Background: an optimization exercise with open tools, aiming at small area, a short achievable clock period and few clock cycles. Do not read the settings as production practice. In this exercise RTL edits were held to simulation tests only and were not proved equivalent to the original. Power is estimated from default activity; no workload was simulated.

## flow/config.mk

```make
export PLATFORM = sky130hd
export DESIGN_NAME = overlay_v1_0
export DESIGN_NICKNAME = overlay_v1_0
export VERILOG_FILES = /design/flow/design.v
export SDC_FILE = /design/flow/constraint.sdc
export NUM_CORES = 4
export LEC_CHECK = 0
export CAP_MARGIN = 20
export CORE_MARGIN = 2
export CORE_UTILIZATION = 40
export SLEW_MARGIN = 20
```

## flow/constraint.sdc

```tcl
create_clock -name core_clock -period 10.0 [get_ports {axi_aclk}]
set_input_delay 2.0000 -clock core_clock [delete_from_list [all_inputs] [get_ports {axi_aclk}]]
set_output_delay 2.0000 -clock core_clock [all_outputs]
set_load 0.01 [all_outputs]
```

## flow/design.v

```verilog
`timescale 1ns / 1ns
module FIFO #
(
  parameter integer RESET_TRIGGER = 0,
  parameter integer DATA_WIDTH = 32,
  parameter integer DATA_DEPTH = 7
)
(
  input wire CLK,
  input wire RESET,
  input wire ENABLE,
  input wire READ,
  input wire WRITE,
  input wire [DATA_WIDTH - 1 : 0] DATA_IN,
  output wire [DATA_WIDTH - 1 : 0] DATA_OUT,
  output wire EMPTY,
  output wire FULL
);
  localparam ADDRESS_WIDTH = $clog2(DATA_DEPTH);
  reg empty;
  reg full;
  reg [DATA_WIDTH - 1 : 0] memory [DATA_DEPTH - 1 : 0];
  reg [ADDRESS_WIDTH - 1 : 0] read_pointer;
  reg [ADDRESS_WIDTH - 1 : 0] write_pointer;
  assign DATA_OUT = memory[read_pointer];
  assign EMPTY = empty;
  assign FULL = full;
  always @(posedge CLK)
  begin
    if(RESET == RESET_TRIGGER)
    begin
      empty <= 1;
      full <= 0;
      read_pointer <= 0;
      write_pointer <= 0;
    end
    else if(ENABLE)
    begin
      if((EMPTY && (!WRITE)) || (((read_pointer == (write_pointer - 1)) ||
        ((read_pointer == (DATA_DEPTH - 1)) && (write_pointer == 0))) && READ &&
        (!WRITE)))
      begin
        empty <= 1;
      end
      else
      begin
        empty <= 0;
      end
      if((FULL && (!READ)) || (((write_pointer == (read_pointer - 1)) ||
        ((write_pointer == (DATA_DEPTH - 1)) && (read_pointer == 0))) && WRITE &&
        (!READ)))
      begin
        full <= 1;
      end
      else
      begin
        full <= 0;
      end
      if((!EMPTY) && READ)
      begin
        if(read_pointer == (DATA_DEPTH -1))
        begin
          read_pointer <= 0;
        end
        else
        begin
          read_pointer <= read_pointer + 1;
        end
      end
      if((!FULL) && WRITE)
      begin
        memory[write_pointer] <= DATA_IN;
        if(write_pointer == (DATA_DEPTH -1))
        begin
          write_pointer <= 0;
        end
        else
        begin
          write_pointer <= write_pointer + 1;
        end
      end
    end
  end
endmodule
`timescale 1 ns / 1 ps
module overlay_v1_0_ctrl #
(
	parameter integer S_AXI_CTRL_DATA_WIDTH	= 32,
	parameter integer S_AXI_CTRL_ADDR_WIDTH	= 8
)
(
	output wire run,
	output wire reset,
	input wire done,
	output wire logo_valid,
	output wire [S_AXI_CTRL_DATA_WIDTH-1:0] width,
	output wire [S_AXI_CTRL_DATA_WIDTH-1:0] heigth,
	input wire [S_AXI_CTRL_DATA_WIDTH-1:0] hlocation,
	input wire [S_AXI_CTRL_DATA_WIDTH-1:0] vlocation,
	output wire [S_AXI_CTRL_DATA_WIDTH-1:0] logo_hlocation_begin,
	output wire [S_AXI_CTRL_DATA_WIDTH-1:0] logo_hlocation_end,
	output wire [S_AXI_CTRL_DATA_WIDTH-1:0] logo_vlocation_begin,
	output wire [S_AXI_CTRL_DATA_WIDTH-1:0] logo_vlocation_end,
	input wire S_AXI_ACLK,
	input wire S_AXI_ARESETN,
	input wire [S_AXI_CTRL_ADDR_WIDTH-1 : 0] S_AXI_AWADDR,
	input wire S_AXI_AWVALID,
	output wire S_AXI_AWREADY,
	input wire [S_AXI_CTRL_DATA_WIDTH-1 : 0] S_AXI_WDATA,
	input wire S_AXI_WVALID,
	output wire S_AXI_WREADY,
	output wire [1 : 0] S_AXI_BRESP,
	output wire S_AXI_BVALID,
	input wire S_AXI_BREADY,
	input wire [S_AXI_CTRL_ADDR_WIDTH-1 : 0] S_AXI_ARADDR,
	input wire S_AXI_ARVALID,
	output wire S_AXI_ARREADY,
	output wire [S_AXI_CTRL_DATA_WIDTH-1 : 0] S_AXI_RDATA,
	output wire S_AXI_RVALID,
	input wire S_AXI_RREADY
);
	reg [S_AXI_CTRL_ADDR_WIDTH-1 : 0] axi_awaddr;
	reg axi_awready;
	reg axi_wready;
	reg axi_bvalid;
	reg [S_AXI_CTRL_ADDR_WIDTH-1 : 0] axi_araddr;
	reg axi_arready;
	reg [S_AXI_CTRL_DATA_WIDTH-1 : 0] axi_rdata;
	reg [1 : 0] axi_rresp;
	reg axi_rvalid;
	reg [S_AXI_CTRL_DATA_WIDTH-1:0] control_reg;
	reg [S_AXI_CTRL_DATA_WIDTH-1:0] width_reg;
	reg [S_AXI_CTRL_DATA_WIDTH-1:0] heigth_reg;
	reg [S_AXI_CTRL_DATA_WIDTH-1:0] logo_hlocation_begin_reg;
	reg [S_AXI_CTRL_DATA_WIDTH-1:0] logo_hlocation_end_reg;
	reg [S_AXI_CTRL_DATA_WIDTH-1:0] logo_vlocation_begin_reg;
	reg [S_AXI_CTRL_DATA_WIDTH-1:0] logo_vlocation_end_reg;
	wire slv_reg_rden;
	wire slv_reg_wren;
	reg [S_AXI_CTRL_DATA_WIDTH-1:0] reg_data_out;
	reg	aw_en;
	assign run = control_reg[0];
	assign reset = control_reg[1];
	assign logo_valid = control_reg[3];
	assign width = width_reg;
	assign heigth = heigth_reg;
	assign logo_hlocation_begin = logo_hlocation_begin_reg;
	assign logo_hlocation_end = logo_hlocation_end_reg;
	assign logo_vlocation_begin = logo_vlocation_begin_reg;
	assign logo_vlocation_end = logo_vlocation_end_reg;
	assign S_AXI_AWREADY = axi_awready;
	assign S_AXI_WREADY	= axi_wready;
	assign S_AXI_BRESP = 0;
	assign S_AXI_BVALID	= axi_bvalid;
	assign S_AXI_ARREADY = axi_arready;
	assign S_AXI_RDATA = axi_rdata;
	assign S_AXI_RVALID	= axi_rvalid;
	always @(posedge S_AXI_ACLK)
	begin
	  if (S_AXI_ARESETN == 1'b0)
    begin
      axi_awready <= 1'b0;
      aw_en <= 1'b1;
    end
	  else if (~axi_awready && S_AXI_AWVALID && S_AXI_WVALID && aw_en)
    begin
      axi_awready <= 1'b1;
      aw_en <= 1'b0;
    end
    else if (S_AXI_BREADY && axi_bvalid)
    begin
      aw_en <= 1'b1;
      axi_awready <= 1'b0;
    end
    else
    begin
      axi_awready <= 1'b0;
    end
  end
	always @(posedge S_AXI_ACLK)
	begin
	  if (S_AXI_ARESETN == 1'b0)
    begin
      axi_awaddr <= 0;
    end
	  else if (~axi_awready && S_AXI_AWVALID && S_AXI_WVALID && aw_en)
    begin
      axi_awaddr <= S_AXI_AWADDR;
    end
	end
	always @(posedge S_AXI_ACLK)
	begin
	  if (S_AXI_ARESETN == 1'b0)
    begin
      axi_wready <= 1'b0;
    end
	  else if (~axi_wready && S_AXI_WVALID && S_AXI_AWVALID && aw_en)
    begin
      axi_wready <= 1'b1;
    end
    else
    begin
      axi_wready <= 1'b0;
    end
	end
	assign slv_reg_wren = axi_wready && S_AXI_WVALID && axi_awready && S_AXI_AWVALID;
	always @(posedge S_AXI_ACLK)
	begin
	  if (S_AXI_ARESETN == 1'b0)
    begin
			control_reg <= 0;
			width_reg <= 0;
			heigth_reg <= 0;
    end
	  else if (slv_reg_wren)
    begin
			case(axi_awaddr >> 2)
			0: control_reg <= S_AXI_WDATA;
			1: width_reg <= S_AXI_WDATA;
			2: heigth_reg <= S_AXI_WDATA;
			9: logo_hlocation_begin_reg <= S_AXI_WDATA;
			10: logo_hlocation_end_reg <= S_AXI_WDATA;
			11: logo_vlocation_begin_reg <= S_AXI_WDATA;
			12: logo_vlocation_end_reg <= S_AXI_WDATA;
			endcase
    end
		else if(reset)
		begin
			control_reg <= 0;
		end
		else if(done == 1)
		begin
			control_reg <= 4'h4;
		end
  end
	always @(posedge S_AXI_ACLK)
	begin
	  if (S_AXI_ARESETN == 1'b0)
    begin
      axi_bvalid  <= 0;
    end
	  else if (axi_awready && S_AXI_AWVALID && ~axi_bvalid && axi_wready && S_AXI_WVALID)
    begin
      axi_bvalid <= 1'b1;
    end
    else if (S_AXI_BREADY && axi_bvalid)
    begin
      axi_bvalid <= 1'b0;
    end
	end
	always @(posedge S_AXI_ACLK)
	begin
	  if (S_AXI_ARESETN == 1'b0)
    begin
      axi_arready <= 1'b0;
      axi_araddr  <= 32'b0;
    end
	  else if (~axi_arready && S_AXI_ARVALID)
    begin
      axi_arready <= 1'b1;
      axi_araddr  <= S_AXI_ARADDR;
    end
    else
    begin
      axi_arready <= 1'b0;
    end
	end
	always @(posedge S_AXI_ACLK)
	begin
	  if (S_AXI_ARESETN == 1'b0)
    begin
      axi_rvalid <= 0;
    end
	  else if (axi_arready && S_AXI_ARVALID && ~axi_rvalid)
    begin
      axi_rvalid <= 1'b1;
    end
    else if (axi_rvalid && S_AXI_RREADY)
    begin
      axi_rvalid <= 1'b0;
    end
	end
	assign slv_reg_rden = axi_arready & S_AXI_ARVALID & ~axi_rvalid;
	always @(*)
	begin
	  case (axi_araddr >> 2)
    0: reg_data_out = control_reg;
    1: reg_data_out = width_reg;
    2: reg_data_out = heigth_reg;
    5: reg_data_out = hlocation;
    6: reg_data_out = vlocation;
		9: reg_data_out = logo_hlocation_begin_reg;
		10: reg_data_out = logo_hlocation_end_reg;
		11: reg_data_out = logo_vlocation_begin_reg;
		12: reg_data_out = logo_vlocation_end_reg;
    default: reg_data_out = 0;
	  endcase
	end
	always @(posedge S_AXI_ACLK)
	begin
	  if (S_AXI_ARESETN == 1'b0)
    begin
      axi_rdata  <= 0;
    end
	  else if (slv_reg_rden)
    begin
      axi_rdata <= reg_data_out;
    end
  end
endmodule
`timescale 1 ns / 1 ps
module overlay_v1_0_data #
(
	parameter integer S_AXI_CTRL_DATA_WIDTH	= 32,
	parameter integer MAX_INPUT_WIDTH = 3840,
	parameter integer MAX_OUTPUT_WIDTH = 1920,
	parameter integer DATA_WIDTH = 32,
	parameter integer ALPHA_WIDTH = 8,
	parameter integer IMAGE_READ_REGISTER_DEPTH = 4,
	parameter integer LOGO_READ_REGISTER_DEPTH = 16,
	parameter integer WRITE_REGISTER_DEPTH = 4
)
(
	input wire run,
	input wire reset,
	output wire done,
	input wire logo_valid,
	input wire [S_AXI_CTRL_DATA_WIDTH-1:0] width,
	input wire [S_AXI_CTRL_DATA_WIDTH-1:0] heigth,
	output wire [S_AXI_CTRL_DATA_WIDTH-1:0] hlocation,
	output wire [S_AXI_CTRL_DATA_WIDTH-1:0] vlocation,
	input wire [S_AXI_CTRL_DATA_WIDTH-1:0] logo_hlocation_begin,
	input wire [S_AXI_CTRL_DATA_WIDTH-1:0] logo_hlocation_end,
	input wire [S_AXI_CTRL_DATA_WIDTH-1:0] logo_vlocation_begin,
	input wire [S_AXI_CTRL_DATA_WIDTH-1:0] logo_vlocation_end,
	input wire  M_AXI_ACLK,
	input wire  M_AXI_ARESETN,
	input wire [DATA_WIDTH-1 : 0] S_AXIS_TDATA_VIDEO,
	input wire S_AXIS_TVALID_VIDEO,
	output wire S_AXIS_TREADY_VIDEO,
	input wire S_AXIS_TLAST_VIDEO,
	input wire [DATA_WIDTH-1 : 0] S_AXIS_TDATA_LOGO,
	input wire S_AXIS_TVALID_LOGO,
	output wire S_AXIS_TREADY_LOGO,
	input wire S_AXIS_TLAST_LOGO,
	input wire [ALPHA_WIDTH-1 : 0] S_AXIS_TDATA_ALPHA,
	input wire S_AXIS_TVALID_ALPHA,
	output wire S_AXIS_TREADY_ALPHA,
	input wire S_AXIS_TLAST_ALPHA,
	output wire [DATA_WIDTH-1 : 0] M_AXIS_TDATA_VIDEO,
	output wire M_AXIS_TVALID_VIDEO,
	input wire M_AXIS_TREADY_VIDEO,
	output wire M_AXIS_TLAST_VIDEO
);
	integer byte_index;
	localparam BYTE_NUM = (DATA_WIDTH >> 3);
	reg [$clog2(MAX_INPUT_WIDTH):0] hlocation_reg;
	reg [$clog2(MAX_INPUT_WIDTH):0] vlocation_reg;
	reg read_from_logo;
	reg frame_end;
	wire last_pixel;
	wire step;
	wire [DATA_WIDTH-1 : 0] pixel_in;
	wire [DATA_WIDTH-1 : 0] logo_in;
	wire [ALPHA_WIDTH-1 : 0] alpha_in;
	wire input_read_not_ready;
	wire logo_read_not_ready;
	wire alpha_read_not_ready;
	wire input_not_ready;
	wire logo_not_ready;
	wire alpha_not_ready;
	wire output_not_ready;
	reg [DATA_WIDTH-1 : 0] pixel_out;
	reg [15 : 0] blend_sum;
	wire write_not_ready;
	wire write_last;
	assign S_AXIS_TREADY_VIDEO = (!input_read_not_ready) && run;
	assign S_AXIS_TREADY_LOGO = (!logo_read_not_ready) && run;
	assign S_AXIS_TREADY_ALPHA = (!alpha_read_not_ready) && run;
	assign M_AXIS_TVALID_VIDEO = (!write_not_ready);
	assign M_AXIS_TLAST_VIDEO = write_last;
	assign hlocation = hlocation_reg;
	assign vlocation = vlocation_reg;
	assign last_pixel = (hlocation_reg == (width - 1)) &&
		(vlocation_reg == (heigth - 1));
	assign step = (!input_not_ready) && (!output_not_ready) && run &&
		(!frame_end) && ((!read_from_logo) || ((!logo_not_ready) && (!alpha_not_ready)));
	assign done = frame_end && write_not_ready;
	always @(posedge M_AXI_ACLK)
	begin
		if((M_AXI_ARESETN == 0) || (reset == 1))
		begin
			hlocation_reg <= 0;
			vlocation_reg <= 0;
			frame_end <= 0;
		end
		else if(step)
		begin
			if(last_pixel)
			begin
				frame_end <= 1;
			end
			if(hlocation_reg < (width - 1))
			begin
				hlocation_reg <= hlocation_reg + 1;
				vlocation_reg <= vlocation_reg;
			end
			else if(vlocation_reg < (heigth - 1))
			begin
				hlocation_reg <= 0;
				vlocation_reg <= vlocation_reg + 1;
			end
		end
	end
	FIFO #
	(
	  .RESET_TRIGGER(1),
	  .DATA_WIDTH(DATA_WIDTH),
	  .DATA_DEPTH(IMAGE_READ_REGISTER_DEPTH)
	) IMAGE_READ_FIFO
	(
	  .CLK(M_AXI_ACLK),
	  .RESET((M_AXI_ARESETN == 0) || (reset == 1)),
		.ENABLE(run),
	  .READ(step),
	  .WRITE(S_AXIS_TREADY_VIDEO && S_AXIS_TVALID_VIDEO),
	  .DATA_IN(S_AXIS_TDATA_VIDEO),
	  .DATA_OUT(pixel_in),
	  .EMPTY(input_not_ready),
	  .FULL(input_read_not_ready)
	);
	FIFO #
	(
	  .RESET_TRIGGER(1),
	  .DATA_WIDTH(DATA_WIDTH),
	  .DATA_DEPTH(LOGO_READ_REGISTER_DEPTH)
	) LOGO_READ_FIFO
	(
	  .CLK(M_AXI_ACLK),
	  .RESET((M_AXI_ARESETN == 0) || (reset == 1)),
		.ENABLE(run),
	  .READ(read_from_logo && step),
	  .WRITE(S_AXIS_TREADY_LOGO && S_AXIS_TVALID_LOGO),
	  .DATA_IN(S_AXIS_TDATA_LOGO),
	  .DATA_OUT(logo_in),
	  .EMPTY(logo_not_ready),
	  .FULL(logo_read_not_ready)
	);
	FIFO #
	(
	  .RESET_TRIGGER(1),
	  .DATA_WIDTH(ALPHA_WIDTH),
	  .DATA_DEPTH(LOGO_READ_REGISTER_DEPTH)
	) ALPHA_READ_FIFO
	(
	  .CLK(M_AXI_ACLK),
	  .RESET((M_AXI_ARESETN == 0) || (reset == 1)),
		.ENABLE(run),
	  .READ(read_from_logo && step),
	  .WRITE(S_AXIS_TREADY_ALPHA && S_AXIS_TVALID_ALPHA),
	  .DATA_IN(S_AXIS_TDATA_ALPHA),
	  .DATA_OUT(alpha_in),
	  .EMPTY(alpha_not_ready),
	  .FULL(alpha_read_not_ready)
	);
	always @(*)
	begin
		if(
			(hlocation_reg >= logo_hlocation_begin) &&
			(hlocation_reg < logo_hlocation_end) &&
			(vlocation_reg >= logo_vlocation_begin) &&
			(vlocation_reg < logo_vlocation_end) &&
			logo_valid
			)
		begin
			read_from_logo = 1;
			for(byte_index = 0; byte_index < BYTE_NUM; byte_index = byte_index + 1)
			begin
				blend_sum = (pixel_in[(byte_index << 3) +: 8] * (8'd255 - alpha_in)) +
					(logo_in[(byte_index << 3) +: 8] * alpha_in);
				pixel_out[(byte_index << 3) +: 8] = blend_sum[15:8];
			end
		end
		else
		begin
			read_from_logo = 0;
			blend_sum = 0;
			pixel_out = pixel_in;
		end
	end
	FIFO #
	(
	  .RESET_TRIGGER(1),
	  .DATA_WIDTH(DATA_WIDTH + 1),
	  .DATA_DEPTH(WRITE_REGISTER_DEPTH)
	) WRITE_FIFO
	(
	  .CLK(M_AXI_ACLK),
	  .RESET((M_AXI_ARESETN == 0) || (reset == 1)),
		.ENABLE(1'b1),
	  .READ(M_AXIS_TREADY_VIDEO && M_AXIS_TVALID_VIDEO),
	  .WRITE(step),
		.DATA_IN({last_pixel, pixel_out}),
	  .DATA_OUT({write_last, M_AXIS_TDATA_VIDEO}),
	  .EMPTY(write_not_ready),
	  .FULL(output_not_ready)
	);
endmodule
`timescale 1 ns / 1 ps
module overlay_v1_0 #
(
	parameter integer MAX_INPUT_WIDTH = 3840,
	parameter integer MAX_OUTPUT_WIDTH = 1920,
	parameter integer S_AXI_CTRL_DATA_WIDTH	= 32,
	parameter integer S_AXI_CTRL_ADDR_WIDTH	= 8,
	parameter integer DATA_WIDTH = 32,
	parameter integer ALPHA_WIDTH = 8,
	parameter integer IMAGE_READ_REGISTER_DEPTH = 4,
	parameter integer LOGO_READ_REGISTER_DEPTH = 16,
	parameter integer WRITE_REGISTER_DEPTH = 4
)
(
	input wire axi_aclk,
	input wire axi_aresetn,
	input wire [S_AXI_CTRL_ADDR_WIDTH-1 : 0] s_axi_ctrl_awaddr,
	input wire s_axi_ctrl_awvalid,
	output wire s_axi_ctrl_awready,
	input wire [S_AXI_CTRL_DATA_WIDTH-1 : 0] s_axi_ctrl_wdata,
	input wire s_axi_ctrl_wvalid,
	output wire s_axi_ctrl_wready,
	output wire [1 : 0] s_axi_ctrl_bresp,
	output wire s_axi_ctrl_bvalid,
	input wire s_axi_ctrl_bready,
	input wire [S_AXI_CTRL_ADDR_WIDTH-1 : 0] s_axi_ctrl_araddr,
	input wire s_axi_ctrl_arvalid,
	output wire s_axi_ctrl_arready,
	output wire [S_AXI_CTRL_DATA_WIDTH-1 : 0] s_axi_ctrl_rdata,
	output wire s_axi_ctrl_rvalid,
	input wire s_axi_ctrl_rready,
	input wire [DATA_WIDTH-1 : 0] s_axis_tdata_video,
	input wire s_axis_tvalid_video,
	output wire s_axis_tready_video,
	input wire s_axis_tlast_video,
	input wire [DATA_WIDTH-1 : 0] s_axis_tdata_logo,
	input wire s_axis_tvalid_logo,
	output wire s_axis_tready_logo,
	input wire s_axis_tlast_logo,
	input wire [ALPHA_WIDTH-1 : 0] s_axis_tdata_alpha,
	input wire s_axis_tvalid_alpha,
	output wire s_axis_tready_alpha,
	input wire s_axis_tlast_alpha,
	output wire [DATA_WIDTH-1 : 0] m_axis_tdata_video,
	output wire m_axis_tvalid_video,
	input wire m_axis_tready_video,
	output wire m_axis_tlast_video
);
	wire run;
	wire reset;
	wire done;
	wire logo_valid;
	wire [S_AXI_CTRL_DATA_WIDTH-1:0] width;
	wire [S_AXI_CTRL_DATA_WIDTH-1:0] heigth;
	wire [S_AXI_CTRL_DATA_WIDTH-1:0] dst_width;
	wire [S_AXI_CTRL_DATA_WIDTH-1:0] dst_heigth;
	wire [S_AXI_CTRL_DATA_WIDTH-1:0] hlocation;
	wire [S_AXI_CTRL_DATA_WIDTH-1:0] vlocation;
	wire [S_AXI_CTRL_DATA_WIDTH-1:0] hlocation_out;
	wire [S_AXI_CTRL_DATA_WIDTH-1:0] vlocation_out;
	wire [S_AXI_CTRL_DATA_WIDTH-1:0] logo_hlocation_begin;
	wire [S_AXI_CTRL_DATA_WIDTH-1:0] logo_hlocation_end;
	wire [S_AXI_CTRL_DATA_WIDTH-1:0] logo_vlocation_begin;
	wire [S_AXI_CTRL_DATA_WIDTH-1:0] logo_vlocation_end;
	overlay_v1_0_ctrl #
	(
		.S_AXI_CTRL_DATA_WIDTH(S_AXI_CTRL_DATA_WIDTH),
		.S_AXI_CTRL_ADDR_WIDTH(S_AXI_CTRL_ADDR_WIDTH)
	) overlay_v1_0_ctrl_inst
	(
		.run(run),
		.reset(reset),
		.done(done),
		.logo_valid(logo_valid),
		.width(width),
		.heigth(heigth),
		.hlocation(hlocation),
		.vlocation(vlocation),
		.logo_hlocation_begin(logo_hlocation_begin),
		.logo_hlocation_end(logo_hlocation_end),
		.logo_vlocation_begin(logo_vlocation_begin),
		.logo_vlocation_end(logo_vlocation_end),
		.S_AXI_ACLK(axi_aclk),
		.S_AXI_ARESETN(axi_aresetn),
		.S_AXI_AWADDR(s_axi_ctrl_awaddr),
		.S_AXI_AWVALID(s_axi_ctrl_awvalid),
		.S_AXI_AWREADY(s_axi_ctrl_awready),
		.S_AXI_WDATA(s_axi_ctrl_wdata),
		.S_AXI_WVALID(s_axi_ctrl_wvalid),
		.S_AXI_WREADY(s_axi_ctrl_wready),
		.S_AXI_BRESP(s_axi_ctrl_bresp),
		.S_AXI_BVALID(s_axi_ctrl_bvalid),
 		.S_AXI_BREADY(s_axi_ctrl_bready),
		.S_AXI_ARADDR(s_axi_ctrl_araddr),
		.S_AXI_ARVALID(s_axi_ctrl_arvalid),
		.S_AXI_ARREADY(s_axi_ctrl_arready),
		.S_AXI_RDATA(s_axi_ctrl_rdata),
		.S_AXI_RVALID(s_axi_ctrl_rvalid),
		.S_AXI_RREADY(s_axi_ctrl_rready)
	);
	overlay_v1_0_data #
	(
		.S_AXI_CTRL_DATA_WIDTH(S_AXI_CTRL_DATA_WIDTH),
		.MAX_INPUT_WIDTH(MAX_INPUT_WIDTH),
		.MAX_OUTPUT_WIDTH(MAX_OUTPUT_WIDTH),
		.DATA_WIDTH(DATA_WIDTH),
		.ALPHA_WIDTH(ALPHA_WIDTH),
		.IMAGE_READ_REGISTER_DEPTH(IMAGE_READ_REGISTER_DEPTH),
		.LOGO_READ_REGISTER_DEPTH(LOGO_READ_REGISTER_DEPTH),
		.WRITE_REGISTER_DEPTH(WRITE_REGISTER_DEPTH)
	) overlay_v1_0_data_inst
	(
		.run(run),
		.reset(reset),
		.done(done),
		.logo_valid(logo_valid),
		.width(width),
		.heigth(heigth),
		.hlocation(hlocation),
		.vlocation(vlocation),
		.logo_hlocation_begin(logo_hlocation_begin),
		.logo_hlocation_end(logo_hlocation_end),
		.logo_vlocation_begin(logo_vlocation_begin),
		.logo_vlocation_end(logo_vlocation_end),
		.M_AXI_ACLK(axi_aclk),
		.M_AXI_ARESETN(axi_aresetn),
		.S_AXIS_TDATA_VIDEO(s_axis_tdata_video),
		.S_AXIS_TVALID_VIDEO(s_axis_tvalid_video),
		.S_AXIS_TREADY_VIDEO(s_axis_tready_video),
		.S_AXIS_TLAST_VIDEO(s_axis_tlast_video),
		.S_AXIS_TDATA_LOGO(s_axis_tdata_logo),
		.S_AXIS_TVALID_LOGO(s_axis_tvalid_logo),
		.S_AXIS_TREADY_LOGO(s_axis_tready_logo),
		.S_AXIS_TLAST_LOGO(s_axis_tlast_logo),
		.S_AXIS_TDATA_ALPHA(s_axis_tdata_alpha),
		.S_AXIS_TVALID_ALPHA(s_axis_tvalid_alpha),
		.S_AXIS_TREADY_ALPHA(s_axis_tready_alpha),
		.S_AXIS_TLAST_ALPHA(s_axis_tlast_alpha),
		.M_AXIS_TDATA_VIDEO(m_axis_tdata_video),
		.M_AXIS_TVALID_VIDEO(m_axis_tvalid_video),
		.M_AXIS_TREADY_VIDEO(m_axis_tready_video),
		.M_AXIS_TLAST_VIDEO(m_axis_tlast_video)
	);
endmodule
```

## flow/run.sh

```bash
#!/bin/bash
# synth_recipe.tcl (not shown) runs the flow's synth.tcl, then flattens the netlist and writes it again
# the make line also repeats each setting of config.mk as NAME=value (left out here)
make -C /OpenROAD-flow-scripts/flow DESIGN_CONFIG=/design/flow/config.mk WORK_HOME=/design/flow/orfs CLKGATE_MAP_FILE= SYNTH_SCRIPT=/design/flow/synth_recipe.tcl finish
```

Fig. 1: met1 routing
Supply wires on this layer in gray.
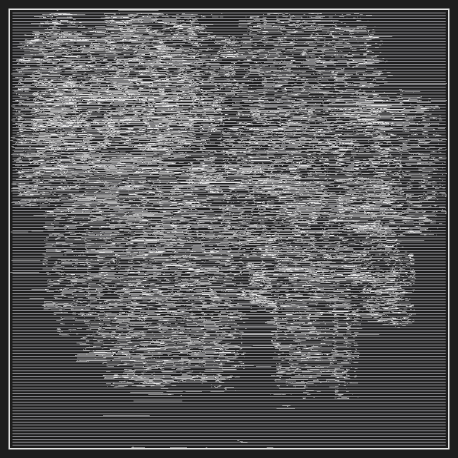
The longest straight run is 98.0 microns. 5852 nets have wire on it. The layer carries 72.8 mm of wire. The wires run mostly horizontal. The layer holds 42% of the routed length.

Fig. 2: M2 wires
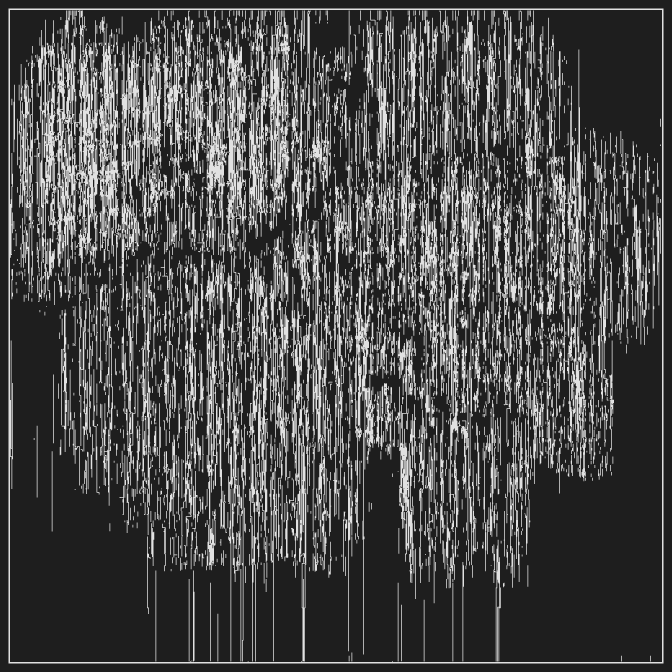
5266 nets have wire on it. The wires run mostly vertical. The layer carries 85.5 mm of wire. The longest straight run is 141 microns. The layer holds 50% of the routed length.

Fig. 3: the metal 3 layer
Bar = 100 microns. Cells faint in the background.
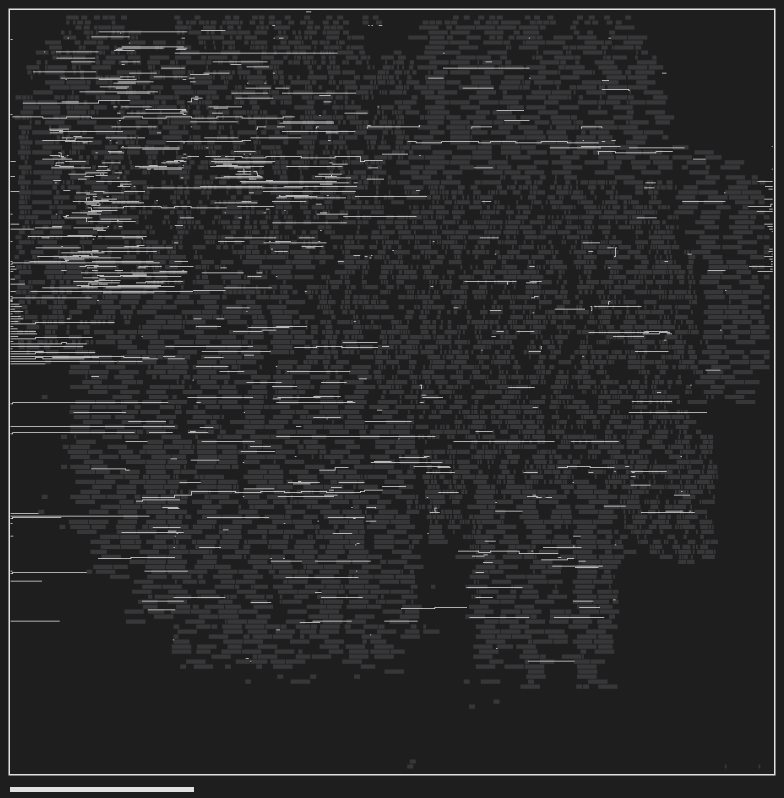
376 nets have wire on it. The layer carries 8960 microns of wire.

Fig. 4: M4 wires
Supply wires on this layer in gray. Cells faint in the background.
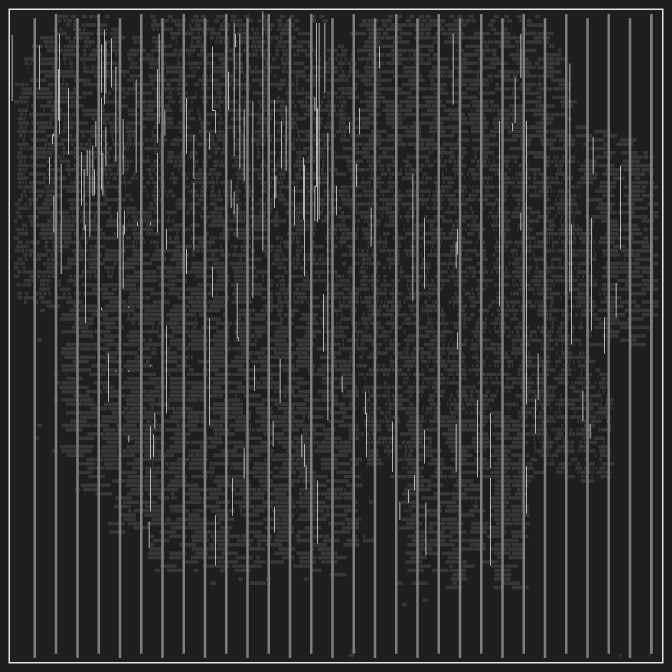
The layer carries 5000 microns of wire. The wires run mostly vertical. The layer holds 2.9% of the routed length.
final WL: 172300 microns
vias: 41513

Fig. 5: critical path on the layout
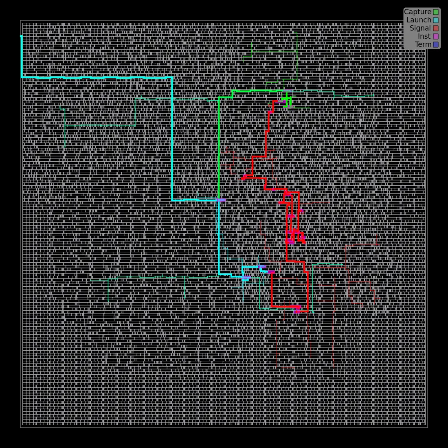
Final Worst Setup Slack: 1.270 ns
setup TNS: 0 ns
fin crit period: 8.731 ns
final std cells w/o fill: 7727

-- routing by layer --
layer  vias to the layer above  share of wire, %  wire length [microns]  global-route usage, %
met5                         -             0.046                     80                      0
met4                        14               2.9                   4997                  6.169
met3                       311               5.2                   8957                  3.023
met2                      1138                50                  85460                  34.41
met1                     21291                42                  72810                  25.91
li1                      18759                 -                      -                      -
-- final cells by class --
cell class / count / share of cell area (%)
Sequential cell: 1245 / 45.46
Multi-Input combinational cell: 3083 / 38.50
Clock buffer: 164 / 4.512
Timing Repair Buffer: 314 / 3.790
Tap cell: 2218 / 3.580
Inverter: 625 / 3.027
Clock inverter: 75 / 1.130
Antenna cell: 3 / 0.009685
-- layout by cell type (no fill, tap or decap), types with 74 or more instances in the layout --
cell type,synthesis,layout
edfxtp_1,1028,1028
inv_1,624,624
nand2_1,411,411
fa_1,380,380
ha_1,351,351
nor2_1,322,303
mux4_2,213,213
dfxtp_1,217,208
clkdlybuf4s50_1,0,199
clkbuf_16,0,135
nor2b_1,118,117
buf_4,2,109
a21oi_1,107,106
a21boi_0,100,100
mux2i_1,83,83
or2_2,74,74
and2_1,77,74
-- worst max-delay path, stage by stage, from the launching register on --
cell,delay [ns]
dfxtp_2,0.78
buf_4,0.38
mux4_2,0.52
mux2_2,0.29
o21ai_4,0.72
buf_4,0.37
nand2b_1,0.10
fa_1,0.52
fa_1,0.46
fa_1,0.52
inv_1,0.05
fa_1,0.44
fa_1,0.52
inv_1,0.05
fa_1,0.48
inv_1,0.04
ha_1,0.28
nand2_1,0.06
o21ai_0,0.19
o211a_1,0.32
o21a_1,0.19
o21ai_0,0.40
nand2b_1,0.13
xnor2_1,0.35
mux2i_1,0.22
-- cell families (layout without fill, tap and decap cells) --
logic type,Yosys count,count (layout),share of synthesized area (%)
compound gates,573,573,5.735
xor+xnor,98,98,1.263
fa+ha+maj,731,731,17.66
buf+inv,853,1178,4.759
flops,1245,1245,51.82
mux,355,355,9.259
other cells,1,5,0.005518
simple gates,1324,1324,9.504
-- worst max path at each step --
| stage | slack, ns | start | to | cells past startpoint |
|---|---|---|---|---|
| global route | 0.73 | register | overlay_v1_0_data_inst.WRITE_FIFO.memory[2][7] | 22 |
| floorplan | 2.28 | register | overlay_v1_0_data_inst.WRITE_FIFO.memory[0][7] | 25 |
| global placement | 1.26 | register | overlay_v1_0_data_inst.WRITE_FIFO.memory[0][22] | 23 |
| detailed placement | 1.18 | register | overlay_v1_0_data_inst.WRITE_FIFO.memory[0][21] | 23 |
| finish | 1.27 | register | overlay_v1_0_data_inst.WRITE_FIFO.memory[0][21] | 24 |
| CTS | 1.19 | register | overlay_v1_0_data_inst.WRITE_FIFO.memory[3][7] | 22 |
-- power by group through the flow --
stage                     registers, mW  logic (mW)  clock network, mW
after floorplan                    5.71        2.65                  0
after global placement             5.72        3.58                  0
after detailed placement           5.72        3.59                  0
after CTS                          5.61        3.63               5.01
after global routing               5.61        4.13               5.21
final                              5.61        3.57               4.91
==> reports/qor.txt <==
Area Overhead vs Synth -> 14.06%
sw frac -> 29.38%
Worst Hold End -> overlay_v1_0_ctrl_inst.control_reg[24]
Final ANT Viol Nets -> 0
Wirelength per Cell -> 22.30 microns
Synth Flop Type -> edfxtp_1
Comb power frac -> 25.3%
status -> timing/DRC/antenna clean
Post CTS Setup Buffer Count -> 0
chip width -> 416.2 microns
Worst EP arrival -> 9.15 ns
CP startpoint kind -> register
All-Layer GR Usage -> 19.96%
deepest clock path buffer count -> 3
Max Cap Viol -> 0
top cells by area, synth -> edfxtp_1, fa_1, mux4_2, ha_1, dfxtp_1
post-layout util -> 45.84%
synth cell count leaders -> edfxtp_1, inv_1, nand2_1, fa_1, ha_1
post_cts resized -> 0
crit end category -> register
most common cell in the synthesized netlist -> edfxtp_1
Critical Path Fanout Max -> 28
Iter 0 DRT Violations -> 3374
clock slew at reported path FFs -> 0.06 ns
Async S/R FF share, synth -> 0%
PwrDens -> 181.9 mW/mm^2
first-pass GRT wire length -> 263300 microns
Avg Cell Area, Syn -> 13.12 sq um
Sink Count -> 1245
FF/Latch Area -> 0.03523 sq mm
I/O Buffers -> 200
pin count of the biggest net entering global routing -> 65
Pint -> 9.957 mW
Die Height -> 416.2 microns
Tightest Pin Transition -> 1.043 ns
VDD IR max -> 0.0001821 V
Leakage Power -> 28.35 nW
I/O pin cnt -> 210
via/cell ratio -> 5.372
YS warnings -> 6
register area share after synthesis -> 51.82%
die area -> 0.1732 sq mm
reg2reg setup slack -> 1.27 ns
EDFF count, synth -> 1028
Layout Skew -> 0.05086 ns
placed cell area -> 0.07310 sq mm
CTS root buf -> clkbuf_16
Cell variety after synth -> 81
Multi-input gate area -> 0.02984 sq mm
routability congestion estimate -> 0.8717
initial antenna violation count -> 17
FILL cells -> 15110
Syn Inst Count -> 5180
Hold Fails Final Rpt -> 0
row count -> 151
R2R depth -> 24
synthesized area -> 0.06796 sq mm
Reg power frac -> 39.8%
RR Endpoint -> overlay_v1_0_data_inst.WRITE_FIFO.memory[0][21]
DP HPWL -> 115700 microns
Synth top area share -> 45.42%
leading area contributor after synthesis -> edfxtp_1
Core ar. -> 0.1691 sq mm
Congestion Overflow GR -> 0
worst hold path class -> register to register
largest registers -> overlay_v1_0_data_inst.LOGO_READ_FIFO.memory (512), overlay_v1_0_data_inst.WRITE_FIFO.memory (132)
Tcrit/Tclk final -> 87.30%
# placed instances -> 7484
Fin Hold WS -> 0.4642 ns
setup violators final -> 0
fmax -> 114.5 MHz
CTS tree -> yes
synthesis-stage register bit count -> 1245
# nets final -> 6267
cts bufs inserted -> 133
WP data required -> 10.42 ns
max_slew headroom -> 29.97%
Top reg by flops -> overlay_v1_0_data_inst.LOGO_READ_FIFO.memory
RSZ-0062 raised after global routing -> no
Slew Limit Fails -> 0
Testbench counts, summed over its fixed seeds: cycles 34,102.

port drivers added, routing unchanged:
How much do the figures lean on ideal ports? The routed layout below was timed once more, with nothing changed but the port constraints.
Step 1, drivers: a clkbuf_16 drives axi_aclk and a buf_2 each remaining input, both assumed.
Step 2, shift: input delay + t, output delay - t, t = (earliest + latest rising clock arrival at the registers) / 2. This alone moves slack from input paths to output paths.
a / b / c = no drivers / after step 1 / after step 2; a / b = the first two.
t (ns): 0.843
setup WS [ns]: 1.269 / 1.269 / 1.269
worst setup path at the end: register to register
slew at the worst register clock pin (ns): 0.07 / 0.07
After both steps setup and hold are still met in this run. The setup slack of this run moves by 0.000 ns with the drivers and by 0.000 ns with both steps.
